What follows belongs to an exercise in optimizing a design on an open flow for small area; a production flow would make more cautious choices.
At most, simulation tests tie the RTL to the original design; equivalence was not proved.
The series may have gaps, and a smaller design here may also do less where the tests do not look.
The RTL of run 2 was laid out without a check of its function.

<file path="config.mk">
export PLATFORM = sky130hd
export DESIGN_NAME = iir_top
export DESIGN_NICKNAME = iir_top
export VERILOG_FILES = /design/flow/design.v
export SDC_FILE = /design/flow/constraint.sdc
export NUM_CORES = 4
export LEC_CHECK = 0
export CAP_MARGIN = 20
export CORE_MARGIN = 2
export CORE_UTILIZATION = 40
export SLEW_MARGIN = 20
</file>
<file path="constraint.sdc">
create_clock -name core_clock -period 45.0 [get_ports {clock}]
set_input_delay 9.0000 -clock core_clock [delete_from_list [all_inputs] [get_ports {clock}]]
set_output_delay 9.0000 -clock core_clock [all_outputs]
set_load 0.01 [all_outputs]
</file>
<file path="design.v">
module iir_filter
    #(
        parameter NB_SAMPLE     = 9,   
        parameter NBF_SAMPLE    = 7,   
        parameter NB_COEFF      = 15,  
        parameter NBF_COEFF     = 13,  
        parameter N_COEFFS      = 3    
    )
    ( 
        output signed [NB_SAMPLE - 1 : 0]     o_sample,   
        input signed [NB_SAMPLE - 1 : 0] 	    i_sample,   
        input [NB_COEFF*N_COEFFS - 1 : 0]     i_coeffsB,  
        input [NB_COEFF*(N_COEFFS-1) - 1 : 0] i_coeffsA,  
        input 				                i_reset,    
        input 				                clock       
    );
    localparam NB_DOTB  = NB_SAMPLE  + NB_COEFF;    
    localparam NBF_DOTB = NBF_SAMPLE + NBF_COEFF;   
    localparam NB_ADDB  = NB_DOTB   + 2;            
    localparam NBF_ADDB = NBF_DOTB;                 
    localparam NB_DOTA  = NB_ADDB  + NB_COEFF;      
    localparam NBF_DOTA = NBF_ADDB + NBF_COEFF;     
    localparam NB_ADDA  = NB_DOTA  + 2;             
    localparam NBF_ADDA = NBF_DOTA;                 
    localparam NBI_ADDA = NB_ADDA - NBF_ADDA;       
    localparam NB_SAMPLEA  = NB_ADDB;               
    localparam NBF_SAMPLEA = NBF_ADDB;              
    localparam NBI_SAMPLEA = NB_SAMPLEA - NBF_SAMPLEA;  
    localparam NB_SAT     = NBI_ADDA-NBI_SAMPLEA;    
    localparam NBI_SAMPLE = NB_SAMPLE - NBF_SAMPLE;  
    localparam NB_SAT_OUT = NBI_ADDA-NBI_SAMPLE;     
    wire signed [NB_COEFF   - 1 : 0] coeffa [N_COEFFS - 1 : 1];     
    wire signed [NB_COEFF   - 1 : 0] coeffb [N_COEFFS - 1 : 0];     
    wire signed [NB_DOTB    - 1 : 0] dotb   [N_COEFFS - 1 : 0];     
    wire signed [NB_DOTA    - 1 : 0] dota   [N_COEFFS - 1 : 1];     
    wire signed [NB_ADDB    - 1 : 0] addb;                          
    wire signed [NB_ADDA    - 1 : 0] adda;                          
    wire signed [NB_SAMPLEA - 1 : 0] adda_trunc;                    
    wire signed [NB_DOTA    - 1 : 0] addbExpand;                    
    reg signed [NB_SAMPLE  - 1 : 0] r_sampleb [N_COEFFS - 1 : 1];   
    reg signed [NB_SAMPLEA - 1 : 0] r_samplea [N_COEFFS - 1 : 1];   
    generate
        genvar 			    ptrCoeffa;
        genvar 			    ptrCoeffb;
        for(ptrCoeffb=0;ptrCoeffb<N_COEFFS;ptrCoeffb=ptrCoeffb+1)begin:cb
	        assign coeffb[ptrCoeffb] = i_coeffsB[(ptrCoeffb+1)*NB_COEFF -1 -: NB_COEFF];
        end
        for(ptrCoeffa=0;ptrCoeffa<N_COEFFS-1;ptrCoeffa=ptrCoeffa+1)begin:ca
	        assign coeffa[ptrCoeffa+1] = i_coeffsA[(ptrCoeffa+1)*NB_COEFF -1 -: NB_COEFF];
        end
    endgenerate
    assign dotb[0] = coeffb[0] * i_sample;
    assign dotb[1] = coeffb[1] * r_sampleb[1];
    assign dotb[2] = coeffb[2] * r_sampleb[2];
    assign addb = dotb[0] + dotb[1] + dotb[2];
    always @(posedge clock) begin: regB
        if(i_reset) begin
            r_sampleb[1] <= {NB_SAMPLE{1'b0}};
            r_sampleb[2] <= {NB_SAMPLE{1'b0}};
        end
        else begin
            r_sampleb[1] <= i_sample;
            r_sampleb[2] <= r_sampleb[1];
        end       
    end
    assign dota[1] = coeffa[1] * r_samplea[1];
    assign dota[2] = coeffa[2] * r_samplea[2];
    assign addbExpand = $signed({{NBI_ADDA-NBI_SAMPLEA{addb[NB_ADDB-1]}},addb,{NBF_ADDA-NBF_SAMPLEA{1'b0}}});
    assign adda       = addbExpand - dota[1] - dota[2];
    assign adda_trunc = ( ~|adda[NB_ADDA-1 -: NB_SAT+1] || &adda[NB_ADDA-1 -: NB_SAT+1]) ? adda[NB_ADDA-(NBI_ADDA-NBI_SAMPLEA) - 1 -: NB_SAMPLEA] :
                        (adda[NB_ADDA-1]) ? {{1'b1},{NB_SAMPLEA-1{1'b0}}} : {{1'b0},{NB_SAMPLEA-1{1'b1}}};
    always @(posedge clock) begin: regA
        if(i_reset) begin
            r_samplea[1] <= {NB_SAMPLEA{1'b0}};
            r_samplea[2] <= {NB_SAMPLEA{1'b0}};
        end
        else begin
            r_samplea[1] <= adda_trunc;
            r_samplea[2] <= r_samplea[1];
        end       
    end
    assign o_sample   = ( ~|adda[NB_ADDA-1 -: NB_SAT_OUT+1] || &adda[NB_ADDA-1 -: NB_SAT+1]) ? adda[NB_ADDA-(NBI_ADDA-NBI_SAMPLE) - 1 -: NB_SAMPLE] :
                        (adda[NB_ADDA-1]) ? {{1'b1},{NB_SAMPLE-1{1'b0}}} : {{1'b0},{NB_SAMPLE-1{1'b1}}};
endmodule
module iir_top
    #(
        parameter NB_SAMPLE     = 9,   
        parameter NBF_SAMPLE    = 7,   
        parameter NB_COEFF      = 15,  
        parameter NBF_COEFF     = 13,  
        parameter N_COEFFS      = 3    
    )
    (
        output signed [NB_SAMPLE - 1 : 0] o_sample,  
        input signed  [NB_SAMPLE - 1 : 0] i_sample,  
        input                             i_reset,   
        input                             clock      
    );
   wire signed [NB_SAMPLE - 1 : 0] 	  w_sec1_to_sec2;  
   wire signed [NB_SAMPLE - 1 : 0] 	  w_sec2_to_sec3;  
   wire [NB_COEFF*N_COEFFS - 1 : 0] 	  coeffSec1B;  
   wire [NB_COEFF*(N_COEFFS-1) - 1 : 0]   coeffSec1A;  
   wire [NB_COEFF*N_COEFFS - 1 : 0] 	  coeffSec2B;  
   wire [NB_COEFF*(N_COEFFS-1) - 1 : 0]   coeffSec2A;  
   wire [NB_COEFF*N_COEFFS - 1 : 0] 	  coeffSec3B;  
   wire [NB_COEFF*(N_COEFFS-1) - 1 : 0]   coeffSec3A;  
assign coeffSec1B = {15'h002B,15'h0056,15'h002B};
assign coeffSec1A = {15'h1DA6,15'h4306};
assign coeffSec2B = {15'h0028,15'h0050,15'h0028};
assign coeffSec2A = {15'h19F6,15'h46AB};
assign coeffSec3B = {15'h0027,15'h004E,15'h0027};
assign coeffSec3A = {15'h1807,15'h4895};
    iir_filter
        #(
            .NB_SAMPLE     (NB_SAMPLE),
            .NBF_SAMPLE    (NBF_SAMPLE),
            .NB_COEFF      (NB_COEFF),
            .NBF_COEFF     (NBF_COEFF),
            .N_COEFFS      (N_COEFFS)
        )
        u_iir_filter_sec1
        ( 
            .o_sample (w_sec1_to_sec2),
            .i_sample (i_sample),
            .i_coeffsB(coeffSec1B),
            .i_coeffsA(coeffSec1A),
            .i_reset  (i_reset),
            .clock    (clock)
        );
    iir_filter
        #(
            .NB_SAMPLE     (NB_SAMPLE),
            .NBF_SAMPLE    (NBF_SAMPLE),
            .NB_COEFF      (NB_COEFF),
            .NBF_COEFF     (NBF_COEFF),
            .N_COEFFS      (N_COEFFS)
        )
        u_iir_filter_sec2
        ( 
            .o_sample (w_sec2_to_sec3),
            .i_sample (w_sec1_to_sec2),
	        .i_coeffsB(coeffSec2B),
	        .i_coeffsA(coeffSec2A),
            .i_reset  (i_reset),
            .clock    (clock)
        );
    iir_filter
        #(
            .NB_SAMPLE     (NB_SAMPLE),
            .NBF_SAMPLE    (NBF_SAMPLE),
            .NB_COEFF      (NB_COEFF),
            .NBF_COEFF     (NBF_COEFF),
            .N_COEFFS      (N_COEFFS)
        )
        u_iir_filter_sec3
        ( 
            .o_sample (o_sample),
            .i_sample (w_sec2_to_sec3),
            .i_coeffsB(coeffSec3B),
            .i_coeffsA(coeffSec3A),
            .i_reset  (i_reset),
            .clock    (clock)
        );
endmodule
</file>
<file path="run.sh">
#!/bin/bash
# synth_recipe.tcl (not shown) runs the flow's synth.tcl, then flattens the netlist and writes it again
# the make line also repeats each setting of config.mk as NAME=value (left out here)
make -C /OpenROAD-flow-scripts/flow DESIGN_CONFIG=/design/flow/config.mk WORK_HOME=/design/flow/orfs CLKGATE_MAP_FILE= SYNTH_SCRIPT=/design/flow/synth_recipe.tcl finish
</file>
### Gate families picked out, run 1

Scale bar: 100 µm.
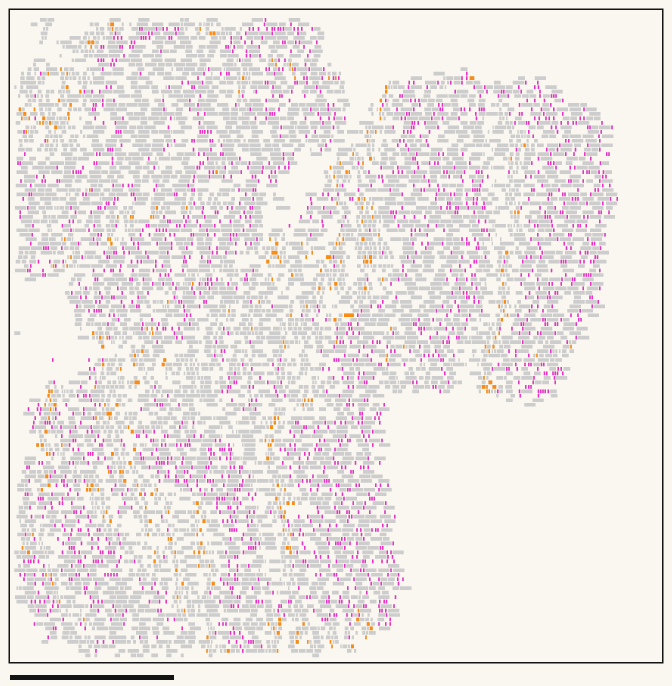
| family | color | cells | most used |
|---|---|---|---|
| NAND gates | orange | 290 | nand2_1 |
| inverters | magenta | 1,929 | inv_1 |
multi-input combinational area share: 0.741
post-route insts no fill: 8,867
commonest non-fill, non-tap cell in the layout: inv_1

### Cell density map, run 1

The die is cut into 40 by 40 equal tiles; dark purple is low, yellow is high, 0 to 100% covered.
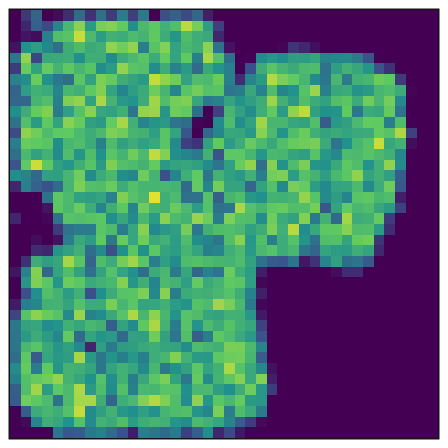
fullest tile: 95%
mean over tiles: 42%
tiles over 75% full: 12%
Initial Utilization: 0.404
Core Box Area: 152,000 µm²
Final Core Density: 0.447

### Clock wiring as the flow saved it, run 1

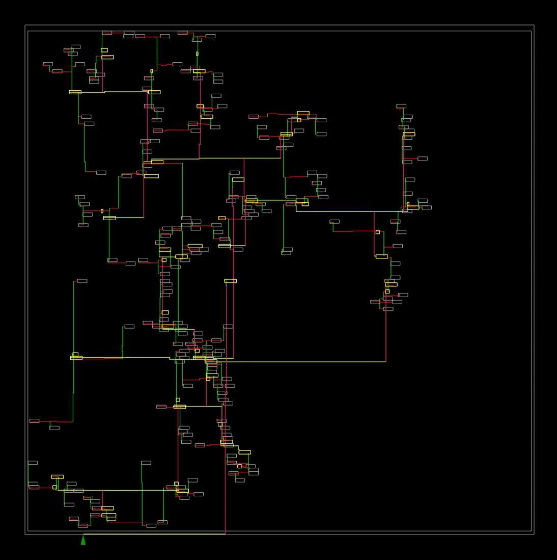
clock tree sinks: 210
clock latency (worst-skew pair): 0.64 ns

### The metal 2 layer, run 1

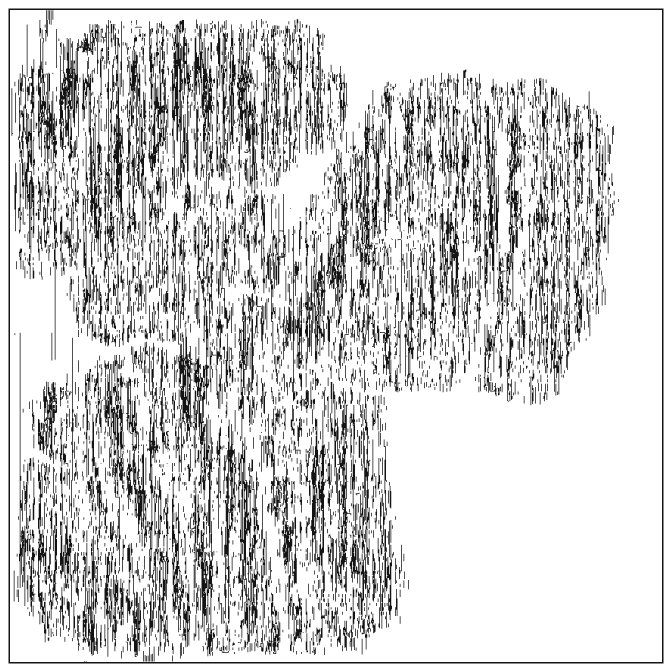
longest straight run: 155 µm
wire length on this layer: 64.0 mm
main direction: vertical
nets with wire on the layer: 7,581
share of all routed wire: 46%
Routed WL: 139 mm
detailed-route via count: 42,400
GR Layer Usage met2: 0.303

==> run notes, run 1 <==
skew final=0.0168 ns; Post-Syn Area per Cell=approximately 9.5 µm²; Worst path most repeated cell=fa_1; final period utilization=0.972; syn nets=about 8,900; Post-DRT Antenna Nets=0; placed cells=just under 9,000; clk root buf=clkbuf_16; Routability Congestion=approximately 0.90; crit path capture=o_sample[5]; Synth area leader=fa_1; main combinational cell family by area after synthesis=adder cells; placement-stage cell area=~66,000 µm²; Synth Flop Type=dfxtp_1; worst hold endpoint=u_iir_filter_sec2.r_sampleb[2][7]; ys async rst share=0; count leader, synth=inv_1; post-synthesis compound-gate area fraction=0.0876; Antenna diodes=0; Final Hold Violating Endpoints=0; Die X=slightly below 400 µm; via/cell ratio=about 4.8; gr usage total=0.186; Final clock-cell share=0.0155; Max-cap violations=0; most frequent cells in the layout=inv_1, ha_1, fa_1, buf_4, nor2_1; Post-Synth Simple-Gate Area=0.0575; post-CTS setup buffers=2; met3 wire len=4.45 mm; largest net degree at the start of global routing=85; Rows=between 100 and 150; post-placement setup slack=-0.500 ns; vias in the first global route=~46,000; initial detailed-routing violation count=1,768; Hold Path Class=flop to flop; status=timing/DRC/antenna clean; slowest stage delay, CP=around 0.54 ns; fill count=between 10,000 and 15,000; post-synthesis sequential area ratio=0.0683; synth cell count leaders=inv_1, ha_1, fa_1, a21oi_1, nor2_1; synth top area cells=fa_1, ha_1, inv_1, dfxtp_1, xnor2_1
### I/O pins on the die edge, run 1

Pins as bars across the die edge, other pins in gray.
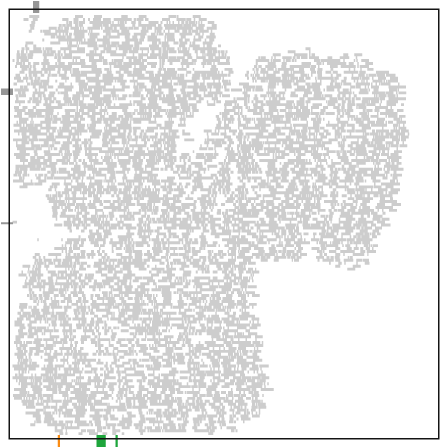

## Run 2: large edit since run 1, in outline
design.v: 164 -> 1143 lines; modules unchanged: 0
  iir_fa: new, 4 lines
  iir_sec1: new, 390 lines
  iir_sec2: new, 340 lines
  iir_sec3: new, 370 lines
  iir_top: edited, 80 -> 39 lines
  removed: iir_filter
==> module iir_fa as of run 2 <==
module iir_fa (input a, input b, input c, output s, output co);
    assign s = a ^ b ^ c;
    assign co = (a & b) | (c & (a ^ b));
endmodule
==> module iir_top as of run 2 <==
module iir_top
    (
        output signed [8:0] o_sample,
        input  signed [8:0] i_sample,
        input               i_reset,
        input               clock
    );
    reg  [8:0]  x1, x2;
    reg  [23:0] ya1;
    reg  [23:0] ya2;
    wire [23:0] ya0;
    reg  [22:0] yb1;
    reg  [22:0] yb2;
    wire [22:0] yb0;
    reg  [22:0] yc1;
    reg  [22:0] yc2;
    wire [22:0] yc0;
    wire [8:0]  oa, ob;
    wire [8:0]  oa1 = (~ya1[23] & |ya1[22:21]) ? 9'h0FF : ya1[21:13];
    wire [8:0]  oa2 = (~ya2[23] & |ya2[22:21]) ? 9'h0FF : ya2[21:13];
    wire [8:0]  ob1 = (~yb1[22] & |yb1[21:21]) ? 9'h0FF : yb1[21:13];
    wire [8:0]  ob2 = (~yb2[22] & |yb2[21:21]) ? 9'h0FF : yb2[21:13];
    iir_sec1 u_sec1 (.x0(i_sample), .x1(x1), .x2(x2), .y1(ya1), .y2(ya2), .y0(ya0), .o(oa));
    iir_sec2 u_sec2 (.x0(oa), .x1(oa1), .x2(oa2), .y1(yb1), .y2(yb2), .y0(yb0), .o(ob));
    iir_sec3 u_sec3 (.x0(ob), .x1(ob1), .x2(ob2), .y1(yc1), .y2(yc2), .y0(yc0), .o(o_sample));
    always @(posedge clock) begin
        if (i_reset) begin
            x1 <= 9'd0; x2 <= 9'd0;
            ya1 <= 24'd0; ya2 <= 24'd0;
            yb1 <= 23'd0; yb2 <= 23'd0;
            yc1 <= 23'd0; yc2 <= 23'd0;
        end else begin
            x1 <= i_sample; x2 <= x1;
            ya1 <= ya0; ya2 <= ya1;
            yb1 <= yb0; yb2 <= yb1;
            yc1 <= yc0; yc2 <= yc1;
        end
    end
endmodule
--- a/config.mk
+++ b/config.mk
@@ -10,2 +10,4 @@
 export CORE_UTILIZATION = 40
 export SLEW_MARGIN = 20
+export SYNTH_HIERARCHICAL = 1
+export SYNTH_MINIMUM_KEEP_SIZE = 0
### I/O pins on the die edge, run 2

Pins as bars across the die edge, other pins in gray.
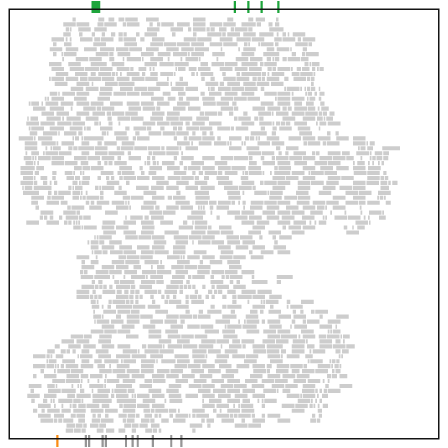
| port | color | pins | direction | edge |
|---|---|---|---|---|
| `i_sample` | green | 9 | input | top |
| `clock` | orange | 1 | input | bottom |
Die X: 235 µm
I/O Buffers: 19
Die Y: 235 µm

### The metal 2 layer, run 2

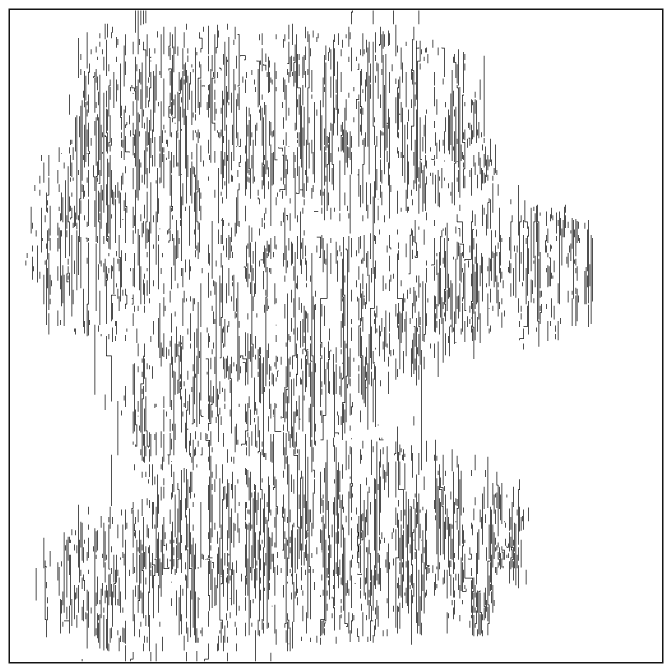
wire length on this layer: 21.4 mm
longest straight run: 50.3 µm
main direction: vertical
share of all routed wire: 49%
GR Layer Usage met2: 0.282
detailed-route via count: 11,000
Routed WL: 44.0 mm

==> run 2 against run 1 <==
  * Now fails the layout checks on negative setup slack
  * Core utilization grew 1.2 points
  * Global-route usage fell by 0.93 points
  * Maximum frequency down 9.7%
  * Via count shrank 74%
  * Die area is 65% lower
  * Critical path type unchanged
  * Critical endpoint is now o_sample[4]
  * Largest cell class unchanged
==> run notes, run 2 <==
Final Setup Violations=9; met3 wire len=1.29 mm (-71%); Routability Congestion=0.864 (-3.9%); Post-Syn Area per Cell=14.1 µm² (+49%); Final clock-cell share=0.0262 (+0.0108); post-placement setup slack=-4.64 ns (-4.14 ns); Setup WS post-layout=-3.42 ns; Initial Utilization=0.406 (+0.00158); Post-DRT Antenna Nets=0 (unchanged); Layout Check Failures=negative setup slack; multi-input combinational area share=0.728 (-0.0129); slowest stage delay, CP=0.54 ns (about the same); Antenna diodes=0 (unchanged); post-synthesis sequential area ratio=0.148 (+0.0799); final period utilization=1.08 (+0.104); post-route insts no fill=2,341 (-74%); main combinational cell family by area after synthesis=adder cells; Worst path most repeated cell=fa_2; Max-cap violations=0 (unchanged); synth cell count leaders=fa_1, inv_1, nor2b_1, dfxtp_1, ha_1; syn nets=2,316 (-74%); status=failed layout checks; most frequent cells in the layout=fa_1, inv_1, nor2b_1, dfxtp_1, buf_4; post-CTS setup buffers=13 (+11); post-synthesis compound-gate area fraction=0.0137 (-0.0740); fill count=4,632 (-69%); gr usage total=0.177 (-0.00926); placement-stage cell area=23,300 µm² (-65%); worst hold endpoint=x2[7]; largest net degree at the start of global routing=80 (-5.9%); count leader, synth=fa_1; via/cell ratio=4.71 (-1.3%); Post-Synth Simple-Gate Area=0.0744 (+0.0169); Synth Flop Type=dfxtp_1; synth top area cells=fa_1, dfxtp_1, ha_1, nor2b_1, inv_1; Rows=84 (-41%); clock latency (worst-skew pair)=0.46 ns (-0.18 ns); vias in the first global route=13,200 (-72%); skew final=0.0132 ns (-0.00357 ns); Hold Path Class=flop to flop; ys async rst share=0 (unchanged); clock tree sinks=158 (-25%); placed cells=2,292 (-74%); initial detailed-routing violation count=474 (-73%)
### Cell density map, run 2

The die is cut into 24 by 24 equal tiles; dark purple is low, yellow is high, 0 to 100% covered.
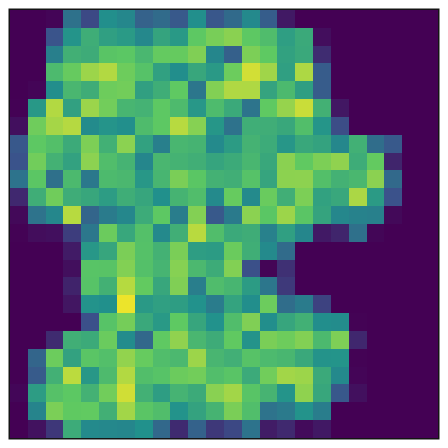
fullest tile: 97%
emptiest ninth of the die: top right
mean over tiles: 42%
nearly empty tiles: 27%
tiles over 75% full: 17%
Core Box Area: 52,700 µm²
Final Core Density: 0.458

-- static timing again, ports no longer ideal --
Ports are ideal in the flow. The routed layouts listed here were re-timed in OpenROAD. Step 1: set_driving_cell puts a clkbuf_16 on clock and a buf_2 on each other input, an assumption about the parent block. Step 2 times the ports against the registers' clock, not the clock port: input delays grow and output delays shrink by t, the midpoint of the rising clock arrivals with the driver on. a / b / c = ideal ports / drivers / drivers and shift; a / b = the first two.
run | shift t [ns] | setup slack, ns | latest minus earliest clock arrival (ns)
run 1 | 0.694 | 1.259 / 1.231 / 1.231 | 0.016 / 0.017
run 2 | 0.508 | -3.420 / -3.459 / -3.459 | 0.013 / 0.013
The setup slack of run 2, which loses most, moves by -0.039 ns with the drivers and by -0.039 ns with both steps.
